This design comes from an exercise in tuning for small area, a short achievable clock period and few clock cycles per item on the open sky130 flow, not from production work. In this exercise RTL edits were held to simulation tests only and were not proved equivalent to the original.

## flow/design.v

```verilog
`timescale 1 ns / 1 ps
module mapper_mul_17s_17s_33_3_AM3S_0(clk, ce, a, b, p);
input clk;
input ce;
input[17 - 1 : 0] a; 
input[17 - 1 : 0] b; 
output[33 - 1 : 0] p;
reg[17 - 1 : 0] a_reg;
reg[17 - 1 : 0] b_reg;
wire [33 - 1 : 0] tmp_product;
reg[33 - 1 : 0] buff0;
assign p = buff0;
assign tmp_product = $signed(a_reg) * $signed(b_reg);
always @ (posedge clk) begin
    if (ce) begin
        a_reg <= a;
        b_reg <= b;
        buff0 <= tmp_product;
    end
end
endmodule
`timescale 1 ns / 1 ps
module mapper_mul_17s_17s_33_3(
    clk,
    reset,
    ce,
    din0,
    din1,
    dout);
parameter ID = 32'd1;
parameter NUM_STAGE = 32'd1;
parameter din0_WIDTH = 32'd1;
parameter din1_WIDTH = 32'd1;
parameter dout_WIDTH = 32'd1;
input clk;
input reset;
input ce;
input[din0_WIDTH - 1:0] din0;
input[din1_WIDTH - 1:0] din1;
output[dout_WIDTH - 1:0] dout;
mapper_mul_17s_17s_33_3_AM3S_0 mapper_mul_17s_17s_33_3_AM3S_0_U(
    .clk( clk ),
    .ce( ce ),
    .a( din0 ),
    .b( din1 ),
    .p( dout ));
endmodule
`timescale 1 ns / 1 ps 
module mapper (
        ap_clk,
        ap_rst,
        ap_start,
        ap_done,
        ap_idle,
        ap_ready,
        pt,
        centres_address0,
        centres_ce0,
        centres_q0,
        ap_return
);
parameter    ap_const_logic_1 = 1'b1;
parameter    ap_const_logic_0 = 1'b0;
parameter    ap_ST_st1_fsm_0 = 2'b00;
parameter    ap_ST_pp0_stg0_fsm_1 = 2'b1;
parameter    ap_ST_st7_fsm_2 = 2'b10;
parameter    ap_const_lv1_0 = 1'b0;
parameter    ap_const_lv64_FFFFFFFFFFFFFFFF = 64'b1111111111111111111111111111111111111111111111111111111111111111;
parameter    ap_const_lv4_0 = 4'b0000;
parameter    ap_const_lv4_A = 4'b1010;
parameter    ap_const_lv4_1 = 4'b1;
parameter    ap_const_lv32_10 = 32'b10000;
parameter    ap_const_lv32_1F = 32'b11111;
parameter    ap_const_lv32_20 = 32'b100000;
parameter    ap_const_lv32_2F = 32'b101111;
parameter    ap_const_lv32_30 = 32'b110000;
parameter    ap_const_lv32_3F = 32'b111111;
parameter    ap_const_lv32_1 = 32'b1;
parameter    ap_true = 1'b1;
input   ap_clk;
input   ap_rst;
input   ap_start;
output   ap_done;
output   ap_idle;
output   ap_ready;
input  [63:0] pt;
output  [3:0] centres_address0;
output   centres_ce0;
input  [63:0] centres_q0;
output  [15:0] ap_return;
reg ap_done;
reg ap_idle;
reg ap_ready;
reg centres_ce0;
reg   [1:0] ap_CS_fsm;
reg   [63:0] min_dist_reg_78;
reg   [15:0] min_index_s_reg_90;
reg   [3:0] i_reg_102;
reg   [3:0] ap_reg_ppstg_i_reg_102_pp0_it1;
reg    ap_reg_ppiten_pp0_it0;
reg    ap_reg_ppiten_pp0_it1;
reg    ap_reg_ppiten_pp0_it2;
reg    ap_reg_ppiten_pp0_it3;
reg    ap_reg_ppiten_pp0_it4;
reg   [3:0] ap_reg_ppstg_i_reg_102_pp0_it2;
reg   [3:0] ap_reg_ppstg_i_reg_102_pp0_it3;
wire   [0:0] exitcond2_fu_115_p2;
reg   [0:0] exitcond2_reg_527;
reg   [0:0] ap_reg_ppstg_exitcond2_reg_527_pp0_it1;
reg   [0:0] ap_reg_ppstg_exitcond2_reg_527_pp0_it2;
reg   [0:0] ap_reg_ppstg_exitcond2_reg_527_pp0_it3;
wire   [3:0] i_1_fu_121_p2;
reg   [3:0] i_1_reg_531;
wire   [0:0] tmp_2_fu_139_p2;
reg   [0:0] tmp_2_reg_541;
reg   [0:0] ap_reg_ppstg_tmp_2_reg_541_pp0_it2;
wire   [32:0] tmp_6_fu_159_p1;
wire   [32:0] tmp_8_fu_175_p1;
wire   [0:0] tmp_2_1_fu_204_p2;
reg   [0:0] tmp_2_1_reg_558;
reg   [0:0] ap_reg_ppstg_tmp_2_1_reg_558_pp0_it2;
wire   [32:0] tmp_11_fu_224_p1;
wire   [32:0] tmp_12_fu_240_p1;
wire   [0:0] tmp_2_2_fu_269_p2;
reg   [0:0] tmp_2_2_reg_575;
reg   [0:0] ap_reg_ppstg_tmp_2_2_reg_575_pp0_it2;
wire   [32:0] tmp_16_fu_289_p1;
wire   [32:0] tmp_17_fu_305_p1;
wire   [0:0] tmp_2_3_fu_334_p2;
reg   [0:0] tmp_2_3_reg_592;
reg   [0:0] ap_reg_ppstg_tmp_2_3_reg_592_pp0_it2;
wire   [32:0] tmp_21_fu_354_p1;
wire   [32:0] tmp_22_fu_370_p1;
wire   [33:0] addconv_fu_484_p2;
reg   [33:0] addconv_reg_609;
wire   [63:0] total_dist_1_min_dist_fu_503_p3;
wire   [15:0] min_index_0_min_index_s_fu_511_p3;
reg   [3:0] i_phi_fu_106_p4;
wire   [31:0] i_cast4_fu_127_p1;
wire   [15:0] tmp_3_fu_132_p1;
wire   [15:0] tmp_4_fu_136_p1;
wire   [16:0] tmp_22_cast_fu_145_p1;
wire   [16:0] tmp_23_cast_fu_149_p1;
wire   [16:0] tmp_5_fu_153_p2;
wire   [16:0] grp_fu_163_p0;
wire   [16:0] grp_fu_163_p1;
wire   [16:0] tmp_s_fu_169_p2;
wire   [16:0] grp_fu_179_p0;
wire   [16:0] grp_fu_179_p1;
wire   [15:0] tmp_9_fu_185_p4;
wire   [15:0] tmp_10_fu_195_p4;
wire   [16:0] tmp_3_1_cast_fu_210_p1;
wire   [16:0] tmp_4_1_cast_fu_214_p1;
wire   [16:0] tmp_5_1_fu_218_p2;
wire   [16:0] grp_fu_228_p0;
wire   [16:0] grp_fu_228_p1;
wire   [16:0] tmp_1_7_fu_234_p2;
wire   [16:0] grp_fu_244_p0;
wire   [16:0] grp_fu_244_p1;
wire   [15:0] tmp_14_fu_250_p4;
wire   [15:0] tmp_15_fu_260_p4;
wire   [16:0] tmp_3_2_cast_fu_275_p1;
wire   [16:0] tmp_4_2_cast_fu_279_p1;
wire   [16:0] tmp_5_2_fu_283_p2;
wire   [16:0] grp_fu_293_p0;
wire   [16:0] grp_fu_293_p1;
wire   [16:0] tmp_2_8_fu_299_p2;
wire   [16:0] grp_fu_309_p0;
wire   [16:0] grp_fu_309_p1;
wire   [15:0] tmp_19_fu_315_p4;
wire   [15:0] tmp_20_fu_325_p4;
wire   [16:0] tmp_3_3_cast_fu_340_p1;
wire   [16:0] tmp_4_3_cast_fu_344_p1;
wire   [16:0] tmp_5_3_fu_348_p2;
wire   [16:0] grp_fu_358_p0;
wire   [16:0] grp_fu_358_p1;
wire   [16:0] tmp_3_9_fu_364_p2;
wire   [16:0] grp_fu_374_p0;
wire   [16:0] grp_fu_374_p1;
wire   [32:0] grp_fu_163_p2;
wire   [32:0] grp_fu_179_p2;
wire   [32:0] p_pn_in_fu_380_p3;
wire   [31:0] tmp_7_fu_387_p4;
wire   [32:0] grp_fu_228_p2;
wire   [32:0] grp_fu_244_p2;
wire   [32:0] p_pn_in_1_fu_401_p3;
wire   [31:0] tmp_13_fu_408_p4;
wire   [32:0] grp_fu_293_p2;
wire   [32:0] grp_fu_309_p2;
wire   [32:0] p_pn_in_2_fu_422_p3;
wire   [31:0] tmp_18_fu_429_p4;
wire   [32:0] grp_fu_358_p2;
wire   [32:0] grp_fu_374_p2;
wire   [32:0] p_pn_in_3_fu_443_p3;
wire   [31:0] tmp_23_fu_450_p4;
wire   [32:0] tmp2_fu_464_p0;
wire   [32:0] tmp2_fu_464_p1;
wire   [32:0] tmp2_fu_464_p2;
wire   [32:0] tmp3_fu_474_p0;
wire   [32:0] tmp3_fu_474_p1;
wire   [32:0] tmp3_fu_474_p2;
wire   [33:0] addconv_fu_484_p0;
wire   [33:0] addconv_fu_484_p1;
wire   [63:0] tmp_fu_493_p0;
wire   [63:0] total_dist_3_cast_fu_490_p1;
wire   [0:0] tmp_fu_493_p2;
wire   [63:0] total_dist_1_min_dist_fu_503_p1;
wire   [15:0] min_index_fu_499_p1;
wire    grp_fu_163_ce;
wire    grp_fu_179_ce;
wire    grp_fu_228_ce;
wire    grp_fu_244_ce;
wire    grp_fu_293_ce;
wire    grp_fu_309_ce;
wire    grp_fu_358_ce;
wire    grp_fu_374_ce;
reg   [1:0] ap_NS_fsm;
mapper_mul_17s_17s_33_3 #(
    .ID( 1 ),
    .NUM_STAGE( 3 ),
    .din0_WIDTH( 17 ),
    .din1_WIDTH( 17 ),
    .dout_WIDTH( 33 ))
mapper_mul_17s_17s_33_3_U1(
    .clk( ap_clk ),
    .reset( ap_rst ),
    .din0( grp_fu_163_p0 ),
    .din1( grp_fu_163_p1 ),
    .ce( grp_fu_163_ce ),
    .dout( grp_fu_163_p2 )
);
mapper_mul_17s_17s_33_3 #(
    .ID( 2 ),
    .NUM_STAGE( 3 ),
    .din0_WIDTH( 17 ),
    .din1_WIDTH( 17 ),
    .dout_WIDTH( 33 ))
mapper_mul_17s_17s_33_3_U2(
    .clk( ap_clk ),
    .reset( ap_rst ),
    .din0( grp_fu_179_p0 ),
    .din1( grp_fu_179_p1 ),
    .ce( grp_fu_179_ce ),
    .dout( grp_fu_179_p2 )
);
mapper_mul_17s_17s_33_3 #(
    .ID( 3 ),
    .NUM_STAGE( 3 ),
    .din0_WIDTH( 17 ),
    .din1_WIDTH( 17 ),
    .dout_WIDTH( 33 ))
mapper_mul_17s_17s_33_3_U3(
    .clk( ap_clk ),
    .reset( ap_rst ),
    .din0( grp_fu_228_p0 ),
    .din1( grp_fu_228_p1 ),
    .ce( grp_fu_228_ce ),
    .dout( grp_fu_228_p2 )
);
mapper_mul_17s_17s_33_3 #(
    .ID( 4 ),
    .NUM_STAGE( 3 ),
    .din0_WIDTH( 17 ),
    .din1_WIDTH( 17 ),
    .dout_WIDTH( 33 ))
mapper_mul_17s_17s_33_3_U4(
    .clk( ap_clk ),
    .reset( ap_rst ),
    .din0( grp_fu_244_p0 ),
    .din1( grp_fu_244_p1 ),
    .ce( grp_fu_244_ce ),
    .dout( grp_fu_244_p2 )
);
mapper_mul_17s_17s_33_3 #(
    .ID( 5 ),
    .NUM_STAGE( 3 ),
    .din0_WIDTH( 17 ),
    .din1_WIDTH( 17 ),
    .dout_WIDTH( 33 ))
mapper_mul_17s_17s_33_3_U5(
    .clk( ap_clk ),
    .reset( ap_rst ),
    .din0( grp_fu_293_p0 ),
    .din1( grp_fu_293_p1 ),
    .ce( grp_fu_293_ce ),
    .dout( grp_fu_293_p2 )
);
mapper_mul_17s_17s_33_3 #(
    .ID( 6 ),
    .NUM_STAGE( 3 ),
    .din0_WIDTH( 17 ),
    .din1_WIDTH( 17 ),
    .dout_WIDTH( 33 ))
mapper_mul_17s_17s_33_3_U6(
    .clk( ap_clk ),
    .reset( ap_rst ),
    .din0( grp_fu_309_p0 ),
    .din1( grp_fu_309_p1 ),
    .ce( grp_fu_309_ce ),
    .dout( grp_fu_309_p2 )
);
mapper_mul_17s_17s_33_3 #(
    .ID( 7 ),
    .NUM_STAGE( 3 ),
    .din0_WIDTH( 17 ),
    .din1_WIDTH( 17 ),
    .dout_WIDTH( 33 ))
mapper_mul_17s_17s_33_3_U7(
    .clk( ap_clk ),
    .reset( ap_rst ),
    .din0( grp_fu_358_p0 ),
    .din1( grp_fu_358_p1 ),
    .ce( grp_fu_358_ce ),
    .dout( grp_fu_358_p2 )
);
mapper_mul_17s_17s_33_3 #(
    .ID( 8 ),
    .NUM_STAGE( 3 ),
    .din0_WIDTH( 17 ),
    .din1_WIDTH( 17 ),
    .dout_WIDTH( 33 ))
mapper_mul_17s_17s_33_3_U8(
    .clk( ap_clk ),
    .reset( ap_rst ),
    .din0( grp_fu_374_p0 ),
    .din1( grp_fu_374_p1 ),
    .ce( grp_fu_374_ce ),
    .dout( grp_fu_374_p2 )
);
always @ (posedge ap_clk)
begin : ap_ret_ap_CS_fsm
    if (ap_rst == 1'b1) begin
        ap_CS_fsm <= ap_ST_st1_fsm_0;
    end else begin
        ap_CS_fsm <= ap_NS_fsm;
    end
end
always @ (posedge ap_clk)
begin : ap_ret_ap_reg_ppiten_pp0_it0
    if (ap_rst == 1'b1) begin
        ap_reg_ppiten_pp0_it0 <= ap_const_logic_0;
    end else begin
        if (((ap_ST_pp0_stg0_fsm_1 == ap_CS_fsm) & ~(exitcond2_fu_115_p2 == ap_const_lv1_0))) begin
            ap_reg_ppiten_pp0_it0 <= ap_const_logic_0;
        end else if (((ap_ST_st1_fsm_0 == ap_CS_fsm) & ~(ap_start == ap_const_logic_0))) begin
            ap_reg_ppiten_pp0_it0 <= ap_const_logic_1;
        end
    end
end
always @ (posedge ap_clk)
begin : ap_ret_ap_reg_ppiten_pp0_it1
    if (ap_rst == 1'b1) begin
        ap_reg_ppiten_pp0_it1 <= ap_const_logic_0;
    end else begin
        if (((ap_ST_pp0_stg0_fsm_1 == ap_CS_fsm) & (exitcond2_fu_115_p2 == ap_const_lv1_0))) begin
            ap_reg_ppiten_pp0_it1 <= ap_const_logic_1;
        end else if ((((ap_ST_st1_fsm_0 == ap_CS_fsm) & ~(ap_start == ap_const_logic_0)) | ((ap_ST_pp0_stg0_fsm_1 == ap_CS_fsm) & ~(exitcond2_fu_115_p2 == ap_const_lv1_0)))) begin
            ap_reg_ppiten_pp0_it1 <= ap_const_logic_0;
        end
    end
end
always @ (posedge ap_clk)
begin : ap_ret_ap_reg_ppiten_pp0_it2
    if (ap_rst == 1'b1) begin
        ap_reg_ppiten_pp0_it2 <= ap_const_logic_0;
    end else begin
        if ((ap_ST_pp0_stg0_fsm_1 == ap_CS_fsm)) begin
            ap_reg_ppiten_pp0_it2 <= ap_reg_ppiten_pp0_it1;
        end
    end
end
always @ (posedge ap_clk)
begin : ap_ret_ap_reg_ppiten_pp0_it3
    if (ap_rst == 1'b1) begin
        ap_reg_ppiten_pp0_it3 <= ap_const_logic_0;
    end else begin
        if ((ap_ST_pp0_stg0_fsm_1 == ap_CS_fsm)) begin
            ap_reg_ppiten_pp0_it3 <= ap_reg_ppiten_pp0_it2;
        end
    end
end
always @ (posedge ap_clk)
begin : ap_ret_ap_reg_ppiten_pp0_it4
    if (ap_rst == 1'b1) begin
        ap_reg_ppiten_pp0_it4 <= ap_const_logic_0;
    end else begin
        if ((ap_ST_pp0_stg0_fsm_1 == ap_CS_fsm)) begin
            ap_reg_ppiten_pp0_it4 <= ap_reg_ppiten_pp0_it3;
        end else if (((ap_ST_st1_fsm_0 == ap_CS_fsm) & ~(ap_start == ap_const_logic_0))) begin
            ap_reg_ppiten_pp0_it4 <= ap_const_logic_0;
        end
    end
end
always @(posedge ap_clk)
begin
    if (((ap_ST_pp0_stg0_fsm_1 == ap_CS_fsm) & (ap_const_logic_1 == ap_reg_ppiten_pp0_it1) & (exitcond2_reg_527 == ap_const_lv1_0))) begin
        i_reg_102 <= i_1_reg_531;
    end else if (((ap_ST_st1_fsm_0 == ap_CS_fsm) & ~(ap_start == ap_const_logic_0))) begin
        i_reg_102 <= ap_const_lv4_0;
    end
end
always @(posedge ap_clk)
begin
    if (((ap_ST_pp0_stg0_fsm_1 == ap_CS_fsm) & (ap_const_logic_1 == ap_reg_ppiten_pp0_it4) & (ap_reg_ppstg_exitcond2_reg_527_pp0_it3 == ap_const_lv1_0))) begin
        min_dist_reg_78 <= total_dist_1_min_dist_fu_503_p3;
    end else if (((ap_ST_st1_fsm_0 == ap_CS_fsm) & ~(ap_start == ap_const_logic_0))) begin
        min_dist_reg_78 <= ap_const_lv64_FFFFFFFFFFFFFFFF;
    end
end
always @(posedge ap_clk)
begin
    if (((ap_ST_pp0_stg0_fsm_1 == ap_CS_fsm) & (ap_const_logic_1 == ap_reg_ppiten_pp0_it3) & (ap_reg_ppstg_exitcond2_reg_527_pp0_it2 == ap_const_lv1_0))) begin
        addconv_reg_609 <= addconv_fu_484_p2;
    end
end
always @(posedge ap_clk)
begin
    if ((ap_ST_pp0_stg0_fsm_1 == ap_CS_fsm)) begin
        ap_reg_ppstg_exitcond2_reg_527_pp0_it1 <= exitcond2_reg_527;
        ap_reg_ppstg_exitcond2_reg_527_pp0_it2 <= ap_reg_ppstg_exitcond2_reg_527_pp0_it1;
        ap_reg_ppstg_exitcond2_reg_527_pp0_it3 <= ap_reg_ppstg_exitcond2_reg_527_pp0_it2;
        ap_reg_ppstg_i_reg_102_pp0_it1 <= i_reg_102;
        ap_reg_ppstg_i_reg_102_pp0_it2 <= ap_reg_ppstg_i_reg_102_pp0_it1;
        ap_reg_ppstg_i_reg_102_pp0_it3 <= ap_reg_ppstg_i_reg_102_pp0_it2;
        ap_reg_ppstg_tmp_2_1_reg_558_pp0_it2 <= tmp_2_1_reg_558;
        ap_reg_ppstg_tmp_2_2_reg_575_pp0_it2 <= tmp_2_2_reg_575;
        ap_reg_ppstg_tmp_2_3_reg_592_pp0_it2 <= tmp_2_3_reg_592;
        ap_reg_ppstg_tmp_2_reg_541_pp0_it2 <= tmp_2_reg_541;
    end
end
always @(posedge ap_clk)
begin
    if (((ap_ST_pp0_stg0_fsm_1 == ap_CS_fsm) & (ap_const_logic_1 == ap_reg_ppiten_pp0_it0))) begin
        exitcond2_reg_527 <= exitcond2_fu_115_p2;
        i_1_reg_531 <= i_1_fu_121_p2;
    end
end
always @(posedge ap_clk)
begin
    if (((ap_ST_pp0_stg0_fsm_1 == ap_CS_fsm) & (ap_const_logic_1 == ap_reg_ppiten_pp0_it4) & (ap_reg_ppstg_exitcond2_reg_527_pp0_it3 == ap_const_lv1_0))) begin
        min_index_s_reg_90 <= min_index_0_min_index_s_fu_511_p3;
    end
end
always @(posedge ap_clk)
begin
    if (((ap_ST_pp0_stg0_fsm_1 == ap_CS_fsm) & (ap_const_logic_1 == ap_reg_ppiten_pp0_it1) & (exitcond2_reg_527 == ap_const_lv1_0))) begin
        tmp_2_1_reg_558 <= tmp_2_1_fu_204_p2;
        tmp_2_2_reg_575 <= tmp_2_2_fu_269_p2;
        tmp_2_3_reg_592 <= tmp_2_3_fu_334_p2;
        tmp_2_reg_541 <= tmp_2_fu_139_p2;
    end
end
always @ (ap_CS_fsm)
begin
    if ((ap_ST_st7_fsm_2 == ap_CS_fsm)) begin
        ap_done = ap_const_logic_1;
    end else begin
        ap_done = ap_const_logic_0;
    end
end
always @ (ap_start or ap_CS_fsm)
begin
    if ((~(ap_const_logic_1 == ap_start) & (ap_ST_st1_fsm_0 == ap_CS_fsm))) begin
        ap_idle = ap_const_logic_1;
    end else begin
        ap_idle = ap_const_logic_0;
    end
end
always @ (ap_CS_fsm)
begin
    if ((ap_ST_st7_fsm_2 == ap_CS_fsm)) begin
        ap_ready = ap_const_logic_1;
    end else begin
        ap_ready = ap_const_logic_0;
    end
end
always @ (ap_CS_fsm or ap_reg_ppiten_pp0_it0)
begin
    if (((ap_ST_pp0_stg0_fsm_1 == ap_CS_fsm) & (ap_const_logic_1 == ap_reg_ppiten_pp0_it0))) begin
        centres_ce0 = ap_const_logic_1;
    end else begin
        centres_ce0 = ap_const_logic_0;
    end
end
always @ (ap_CS_fsm or i_reg_102 or ap_reg_ppiten_pp0_it1 or exitcond2_reg_527 or i_1_reg_531)
begin
    if (((ap_ST_pp0_stg0_fsm_1 == ap_CS_fsm) & (ap_const_logic_1 == ap_reg_ppiten_pp0_it1) & (exitcond2_reg_527 == ap_const_lv1_0))) begin
        i_phi_fu_106_p4 = i_1_reg_531;
    end else begin
        i_phi_fu_106_p4 = i_reg_102;
    end
end
always @ (ap_start or ap_CS_fsm or ap_reg_ppiten_pp0_it0 or ap_reg_ppiten_pp0_it1 or ap_reg_ppiten_pp0_it3 or ap_reg_ppiten_pp0_it4 or exitcond2_fu_115_p2)
begin
    case (ap_CS_fsm)
        ap_ST_st1_fsm_0 : 
        begin
            if (~(ap_start == ap_const_logic_0)) begin
                ap_NS_fsm = ap_ST_pp0_stg0_fsm_1;
            end else begin
                ap_NS_fsm = ap_ST_st1_fsm_0;
            end
        end
        ap_ST_pp0_stg0_fsm_1 : 
        begin
            if ((~((ap_ST_pp0_stg0_fsm_1 == ap_CS_fsm) & (ap_const_logic_1 == ap_reg_ppiten_pp0_it4) & ~(ap_const_logic_1 == ap_reg_ppiten_pp0_it3)) & ~((ap_const_logic_1 == ap_reg_ppiten_pp0_it0) & ~(exitcond2_fu_115_p2 == ap_const_lv1_0) & ~(ap_const_logic_1 == ap_reg_ppiten_pp0_it1)))) begin
                ap_NS_fsm = ap_ST_pp0_stg0_fsm_1;
            end else if (((ap_const_logic_1 == ap_reg_ppiten_pp0_it0) & ~(exitcond2_fu_115_p2 == ap_const_lv1_0) & ~(ap_const_logic_1 == ap_reg_ppiten_pp0_it1))) begin
                ap_NS_fsm = ap_ST_st7_fsm_2;
            end else begin
                ap_NS_fsm = ap_ST_st7_fsm_2;
            end
        end
        ap_ST_st7_fsm_2 : 
        begin
            ap_NS_fsm = ap_ST_st1_fsm_0;
        end
        default : 
        begin
            ap_NS_fsm = 'bx;
        end
    endcase
end
assign addconv_fu_484_p0 = $signed(tmp3_fu_474_p2);
assign addconv_fu_484_p1 = $signed(tmp2_fu_464_p2);
assign addconv_fu_484_p2 = (addconv_fu_484_p0 + addconv_fu_484_p1);
assign ap_return = min_index_s_reg_90;
assign centres_address0 = i_cast4_fu_127_p1;
assign exitcond2_fu_115_p2 = (i_phi_fu_106_p4 == ap_const_lv4_A? 1'b1: 1'b0);
assign grp_fu_163_ce = ap_const_logic_1;
assign grp_fu_163_p0 = tmp_6_fu_159_p1;
assign grp_fu_163_p1 = tmp_6_fu_159_p1;
assign grp_fu_179_ce = ap_const_logic_1;
assign grp_fu_179_p0 = tmp_8_fu_175_p1;
assign grp_fu_179_p1 = tmp_8_fu_175_p1;
assign grp_fu_228_ce = ap_const_logic_1;
assign grp_fu_228_p0 = tmp_11_fu_224_p1;
assign grp_fu_228_p1 = tmp_11_fu_224_p1;
assign grp_fu_244_ce = ap_const_logic_1;
assign grp_fu_244_p0 = tmp_12_fu_240_p1;
assign grp_fu_244_p1 = tmp_12_fu_240_p1;
assign grp_fu_293_ce = ap_const_logic_1;
assign grp_fu_293_p0 = tmp_16_fu_289_p1;
assign grp_fu_293_p1 = tmp_16_fu_289_p1;
assign grp_fu_309_ce = ap_const_logic_1;
assign grp_fu_309_p0 = tmp_17_fu_305_p1;
assign grp_fu_309_p1 = tmp_17_fu_305_p1;
assign grp_fu_358_ce = ap_const_logic_1;
assign grp_fu_358_p0 = tmp_21_fu_354_p1;
assign grp_fu_358_p1 = tmp_21_fu_354_p1;
assign grp_fu_374_ce = ap_const_logic_1;
assign grp_fu_374_p0 = tmp_22_fu_370_p1;
assign grp_fu_374_p1 = tmp_22_fu_370_p1;
assign i_1_fu_121_p2 = (i_phi_fu_106_p4 + ap_const_lv4_1);
assign i_cast4_fu_127_p1 = $unsigned(i_phi_fu_106_p4);
assign min_index_0_min_index_s_fu_511_p3 = ((tmp_fu_493_p2)? min_index_fu_499_p1: min_index_s_reg_90);
assign min_index_fu_499_p1 = $unsigned(ap_reg_ppstg_i_reg_102_pp0_it3);
assign p_pn_in_1_fu_401_p3 = ((ap_reg_ppstg_tmp_2_1_reg_558_pp0_it2)? grp_fu_228_p2: grp_fu_244_p2);
assign p_pn_in_2_fu_422_p3 = ((ap_reg_ppstg_tmp_2_2_reg_575_pp0_it2)? grp_fu_293_p2: grp_fu_309_p2);
assign p_pn_in_3_fu_443_p3 = ((ap_reg_ppstg_tmp_2_3_reg_592_pp0_it2)? grp_fu_358_p2: grp_fu_374_p2);
assign p_pn_in_fu_380_p3 = ((ap_reg_ppstg_tmp_2_reg_541_pp0_it2)? grp_fu_163_p2: grp_fu_179_p2);
assign tmp2_fu_464_p0 = $signed(tmp_7_fu_387_p4);
assign tmp2_fu_464_p1 = $signed(tmp_18_fu_429_p4);
assign tmp2_fu_464_p2 = (tmp2_fu_464_p0 + tmp2_fu_464_p1);
assign tmp3_fu_474_p0 = $signed(tmp_13_fu_408_p4);
assign tmp3_fu_474_p1 = $signed(tmp_23_fu_450_p4);
assign tmp3_fu_474_p2 = (tmp3_fu_474_p0 + tmp3_fu_474_p1);
assign tmp_10_fu_195_p4 = {{pt[ap_const_lv32_1F : ap_const_lv32_10]}};
assign tmp_11_fu_224_p1 = $signed(tmp_5_1_fu_218_p2);
assign tmp_12_fu_240_p1 = $signed(tmp_1_7_fu_234_p2);
assign tmp_13_fu_408_p4 = {{p_pn_in_1_fu_401_p3[ap_const_lv32_20 : ap_const_lv32_1]}};
assign tmp_14_fu_250_p4 = {{centres_q0[ap_const_lv32_2F : ap_const_lv32_20]}};
assign tmp_15_fu_260_p4 = {{pt[ap_const_lv32_2F : ap_const_lv32_20]}};
assign tmp_16_fu_289_p1 = $signed(tmp_5_2_fu_283_p2);
assign tmp_17_fu_305_p1 = $signed(tmp_2_8_fu_299_p2);
assign tmp_18_fu_429_p4 = {{p_pn_in_2_fu_422_p3[ap_const_lv32_20 : ap_const_lv32_1]}};
assign tmp_19_fu_315_p4 = {{centres_q0[ap_const_lv32_3F : ap_const_lv32_30]}};
assign tmp_1_7_fu_234_p2 = (tmp_4_1_cast_fu_214_p1 - tmp_3_1_cast_fu_210_p1);
assign tmp_20_fu_325_p4 = {{pt[ap_const_lv32_3F : ap_const_lv32_30]}};
assign tmp_21_fu_354_p1 = $signed(tmp_5_3_fu_348_p2);
assign tmp_22_cast_fu_145_p1 = $unsigned(tmp_3_fu_132_p1);
assign tmp_22_fu_370_p1 = $signed(tmp_3_9_fu_364_p2);
assign tmp_23_cast_fu_149_p1 = $unsigned(tmp_4_fu_136_p1);
assign tmp_23_fu_450_p4 = {{p_pn_in_3_fu_443_p3[ap_const_lv32_20 : ap_const_lv32_1]}};
assign tmp_2_1_fu_204_p2 = (tmp_9_fu_185_p4 > tmp_10_fu_195_p4? 1'b1: 1'b0);
assign tmp_2_2_fu_269_p2 = (tmp_14_fu_250_p4 > tmp_15_fu_260_p4? 1'b1: 1'b0);
assign tmp_2_3_fu_334_p2 = (tmp_19_fu_315_p4 > tmp_20_fu_325_p4? 1'b1: 1'b0);
assign tmp_2_8_fu_299_p2 = (tmp_4_2_cast_fu_279_p1 - tmp_3_2_cast_fu_275_p1);
assign tmp_2_fu_139_p2 = (tmp_3_fu_132_p1 > tmp_4_fu_136_p1? 1'b1: 1'b0);
assign tmp_3_1_cast_fu_210_p1 = $unsigned(tmp_9_fu_185_p4);
assign tmp_3_2_cast_fu_275_p1 = $unsigned(tmp_14_fu_250_p4);
assign tmp_3_3_cast_fu_340_p1 = $unsigned(tmp_19_fu_315_p4);
assign tmp_3_9_fu_364_p2 = (tmp_4_3_cast_fu_344_p1 - tmp_3_3_cast_fu_340_p1);
assign tmp_3_fu_132_p1 = centres_q0[15:0];
assign tmp_4_1_cast_fu_214_p1 = $unsigned(tmp_10_fu_195_p4);
assign tmp_4_2_cast_fu_279_p1 = $unsigned(tmp_15_fu_260_p4);
assign tmp_4_3_cast_fu_344_p1 = $unsigned(tmp_20_fu_325_p4);
assign tmp_4_fu_136_p1 = pt[15:0];
assign tmp_5_1_fu_218_p2 = (tmp_3_1_cast_fu_210_p1 - tmp_4_1_cast_fu_214_p1);
assign tmp_5_2_fu_283_p2 = (tmp_3_2_cast_fu_275_p1 - tmp_4_2_cast_fu_279_p1);
assign tmp_5_3_fu_348_p2 = (tmp_3_3_cast_fu_340_p1 - tmp_4_3_cast_fu_344_p1);
assign tmp_5_fu_153_p2 = (tmp_22_cast_fu_145_p1 - tmp_23_cast_fu_149_p1);
assign tmp_6_fu_159_p1 = $signed(tmp_5_fu_153_p2);
assign tmp_7_fu_387_p4 = {{p_pn_in_fu_380_p3[ap_const_lv32_20 : ap_const_lv32_1]}};
assign tmp_8_fu_175_p1 = $signed(tmp_s_fu_169_p2);
assign tmp_9_fu_185_p4 = {{centres_q0[ap_const_lv32_1F : ap_const_lv32_10]}};
assign tmp_fu_493_p0 = total_dist_3_cast_fu_490_p1;
assign tmp_fu_493_p2 = (tmp_fu_493_p0 < min_dist_reg_78? 1'b1: 1'b0);
assign tmp_s_fu_169_p2 = (tmp_23_cast_fu_149_p1 - tmp_22_cast_fu_145_p1);
assign total_dist_1_min_dist_fu_503_p1 = total_dist_3_cast_fu_490_p1;
assign total_dist_1_min_dist_fu_503_p3 = ((tmp_fu_493_p2)? total_dist_1_min_dist_fu_503_p1: min_dist_reg_78);
assign total_dist_3_cast_fu_490_p1 = $signed(addconv_reg_609);
endmodule  
```

## flow/constraint.sdc

```tcl
create_clock -name core_clock -period 8.0 [get_ports {ap_clk}]
set_input_delay 1.6000 -clock core_clock [delete_from_list [all_inputs] [get_ports {ap_clk}]]
set_output_delay 1.6000 -clock core_clock [all_outputs]
set_load 0.01 [all_outputs]
```

## flow/run.sh

```bash
#!/bin/bash
# synth_recipe.tcl (not shown) runs the flow's synth.tcl, then flattens the netlist and writes it again
# the make line also repeats each setting of config.mk as NAME=value (left out here)
make -C /OpenROAD-flow-scripts/flow DESIGN_CONFIG=/design/flow/config.mk WORK_HOME=/design/flow/orfs CLKGATE_MAP_FILE= SYNTH_SCRIPT=/design/flow/synth_recipe.tcl finish
```

## flow/config.mk

```make
export PLATFORM = sky130hd
export DESIGN_NAME = mapper
export DESIGN_NICKNAME = mapper
export VERILOG_FILES = /design/flow/design.v
export SDC_FILE = /design/flow/constraint.sdc
export NUM_CORES = 4
export LEC_CHECK = 0
export CAP_MARGIN = 20
export CORE_MARGIN = 2
export CORE_UTILIZATION = 40
export SLEW_MARGIN = 20
```

==> images/met1.png <==
Bar = 200 um.
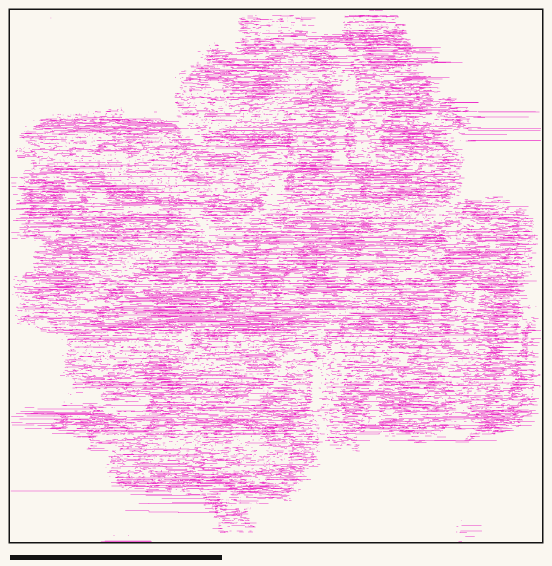
main direction: horizontal
nets with wire on the layer: 12765
share of all routed wire: 44%

==> images/met2.png <==
Bar = 200 um.
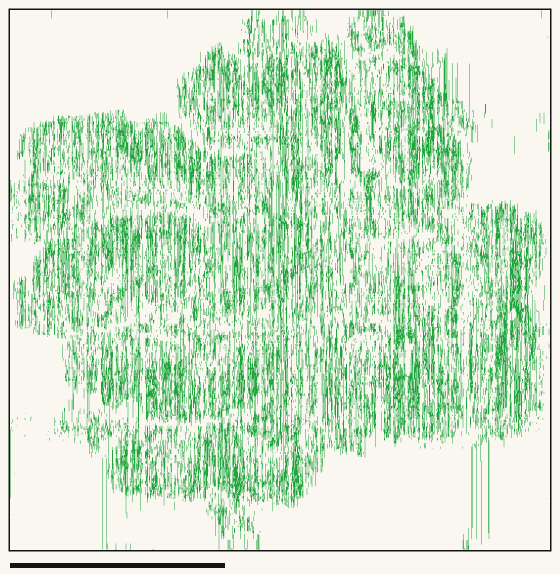
main direction: vertical
longest straight run: 156 um
wire length on this layer: 114 mm
nets with wire on the layer: 11692

[synth_stat cells, drive strengths merged, types with 9 or more instances]
master,instances,area [um2]
inv,2957,11100
fa,2159,43200
ha,901,11300
nand2,721,2710
and2,419,2620
dfxtp,387,7750
xnor2,379,3320
nor2,319,1200
a21oi,273,1380
clkbuf,239,897
a21o,191,1430
o21ai,169,876
nor2b,147,927
mux2,128,1440
xor2,116,1020
edfxtp,103,3090
nand2b,78,488
o21a,55,413
nor3,49,245
and3,48,312
nand3,46,230
or3,44,275
o21bai,37,285
buf,31,179
a31oi,30,200
a31o,29,272
a21boi,22,165
or2,22,138
a211oi,20,155
nand4,19,119
a221o,16,160
o211ai,13,103
o31ai,11,106
a211o,10,87.6
a221oi,9,104
o2111ai,9,85.1
[per-layer routing]
layer / track usage, % / part of all wire [%]
met1: 26.3 / 44
met2: 33.0 / 49
met3: 2.15 / 4.0
met4: 5.58 / 3.1
met5: 0 / 0.030
[worst paths after layout]
path | to | slack (ns) | cells past startpoint
setup reg to reg | register | 0.82 | 19
hold reg to reg | min_index_s_reg_90[2] | 0.42 | 0
setup / recovery | register | 0.82 | 19
hold / removal | min_index_s_reg_90[2] | 0.42 | 0
==> out/summary.log <==
INFO  sta            layout_setup_ws=0.817ns
INFO  layout         final.signal_inverter_count=2957
INFO  layout         multi_input_area=76300um2
INFO  grt            grt_remaining_overflow=0
INFO  layout         comb.multi_input.count=6591
INFO  layout         clk_share=2.09%
INFO  cts            number_of_resized_instances_in_the_post_cts_repair_step=0
INFO  cts            numCtsBuffers=67
INFO  cts            cts_htree_levels=3
INFO  layout         clkbuf_count=88
INFO  synth          syn_area_per_cell=9.64um2
INFO  synth          yosys.area_share.simple=9.55%
INFO  layout         sh_seq_area=10.2%
INFO  placement      dp.final_hpwl=201000um
INFO  floorplanning  ios=155
INFO  layout         leading_cell_type_in_the_layout_fill_and_taps_excluded=inv_1
INFO  critical_path  timing.critical_path.slowest_stage_cell=dfxtp_1
INFO  floorplanning  core.rowCount=182
INFO  synth          synth-compound-area-share=6.47%
INFO  grt            grt_pass1_vias=73300
INFO  drt            vias_per_cell=4.80
INFO  synth          postSynth.topFlopCell=dfxtp_1
INFO  grt            total_global_route_track_usage=19.5%
INFO  cts            post_cts_hold_buffer_count=0
INFO  synth          synth_sequential_area_ratio=10.9%
INFO  cts            clock_tree_sinks=490
INFO  sta            report.final.slew_viol_count=0
INFO  sta            timing.final.hold_violations=0
INFO  floorplanning  starting_utilization_of_the_core_area=40.3%
INFO  layout         final_cell_mix=inv_1 (2957), fa_1 (2159), ha_1 (900), nand2_1 (721), and2_1 (419)
INFO  floorplanning  tap_cells=3312
INFO  layout         flops_and_latches=490
INFO  synth          synth-edff-count=103
INFO  critical_path  critical_path_peak_fanout=26
INFO  layout         non_filler_cell_area_final=107000um2
INFO  synth          synth.area.mux_share=1.52%
INFO  drt            detail_route.drc_violations=0
INFO  sta            rsz_0062_raised_after_global_routing=false
INFO  layout         num_antenna_cells=2
INFO  critical_path  most_frequent_cell_on_critical_path=fa_1
INFO  sta            period_share=89.8%
INFO  drt            ant_nets=0
INFO  layout         layout_buffering_overhead_excluding_clock_cells=1.91%
INFO  placement      cell_area_placed=104000um2
INFO  grt            grt_start_max_net_pins=35
INFO  critical_path  cp_num_buf_inv=4
INFO  layout         final.signal_buffer_count=223
INFO  critical_path  cp-start-kind=register
INFO  floorplanning  core=246000um2
INFO  grt            grt_first_pass_wirelength=389000um
INFO  layout         share_of_cell_area_taken_by_multi_input_logic_gates=71.5%
INFO  synth          post_synth_num_cell_types=98
INFO  synth          yosys.area_share.adder=54.9%
INFO  layout         dominant-cell-class=multi-input combinational cells
INFO  critical_path  cp_cell_sequence=and2_1 -> fa_1 -> inv_1 -> fa_1 -> inv_1 -> fa_1 -> fa_1 -> fa_1 -> inv_1 -> fa_1 -> inv_1 -> ha_1 -> nand2_1 -> nor3_1 -> nand2_1 -> and3_1 -> o31ai_1 -> a31o_2 -> xnor2_1
INFO  cts            cts_buffer_depth=3
INFO  sta            post-route-min-period=7.18ns
INFO  placement      weighted_congestion_reported_at_the_end_of_routability_driven_placement=0.893
INFO  layout         register_area=10800um2
INFO  drt            num_vias=65800
INFO  floorplanning  fp.dieArea=252000um2
INFO  sta            setup-violations-final=0
INFO  synth          postSynth.asyncResetShare=0%
INFO  critical_path  worst-endpoint-required=8.55ns
INFO  cts            path_clk_slew=0.06ns
INFO  job            max_cap_viols=0
INFO  sta            max_clock_freq=139MHz
INFO  critical_path  crit_type=register to register
INFO  cts            worst_skew_pair.late_latency=0.69ns
INFO  synth          synthXorXnorAreaFrac=4.37%
INFO  placement      placement.io_buffers=142
INFO  sta            slew_headroom=30.1%
INFO  critical_path  slowest_delay=1.00ns
INFO  layout         final_stage_net_count=13500
INFO  sta            tightest_slew=1.05ns
INFO  worst_hold_path holdCritPathClass=register to register
INFO  critical_path  critical-path-top-delay-family=adder cells
INFO  sta            finalSetupTns=0ns
INFO  cts            tritoncts=built
INFO  floorplanning  die-height=502um
INFO  layout         fillers=23800
INFO  layout         stdcell_count=13700
INFO  drt            wl=234000um
INFO  placement      post_placement_setup_slack=0.897ns
INFO  drt            drt-initial-drc-count=3337
INFO  layout         final_core_utilization=43.3%
INFO  synth          synth.cell_area=99300um2
INFO  floorplanning  chipWidth=502um
INFO  critical_path  endpoint_kind=register
INFO  layout         drive_gt1_share=3.97%
INFO  synth          synthesis.instances=10300
INFO  cts            clockRootBuffer=clkbuf_16
INFO  grt            grt_antenna_before_repair=13
INFO  drt            route.detailed.wl_per_inst=17.1um
INFO  sta            final.setup_skew=0.0378ns
INFO  sta            whs=0.416ns
INFO  worst_hold_path hold_path_startpoint=ap_reg_ppstg_i_reg_102_pp0_it3[2]
INFO  placement      place.detailed.instances=13600
INFO  synth          synth_top_family_by_area=adder cells
INFO  synth          yosys_warnings=2
INFO  drt            drtPass1Iterations=5
INFO  critical_path  timing.critical_path.arrival=7.73ns
INFO  cts            post-cts-setup-buffers=0
INFO  synth          synth-seq-cells=490
INFO  layout         area_growth_syn_to_layout=7.45%
INFO  status         outcome=timing/DRC/antenna clean
Testbench counts, summed over its fixed seeds: cycles 51,200, items 3,200.

-- re-timing with driven ports --
Ports are ideal in the flow. The routed layout listed here was re-timed in OpenROAD. Step 1 assumes that a clkbuf_16 drives the clock port and a buf_2 every other input. Step 2 times the ports against the registers' clock, not the clock port: input delays grow and output delays shrink by t, the midpoint of the rising clock arrivals with the driver on. a / b / c = ideal ports / drivers / drivers and shift; a / b = the first two.
t, ns: 0.760
slack for setup (ns): 0.817 / 0.817 / 0.817
clock arrival spread, ns: 0.042 / 0.043
After both steps setup and hold are still met in this run. The setup slack of this run moves by 0.000 ns with the drivers and by 0.000 ns with both steps.
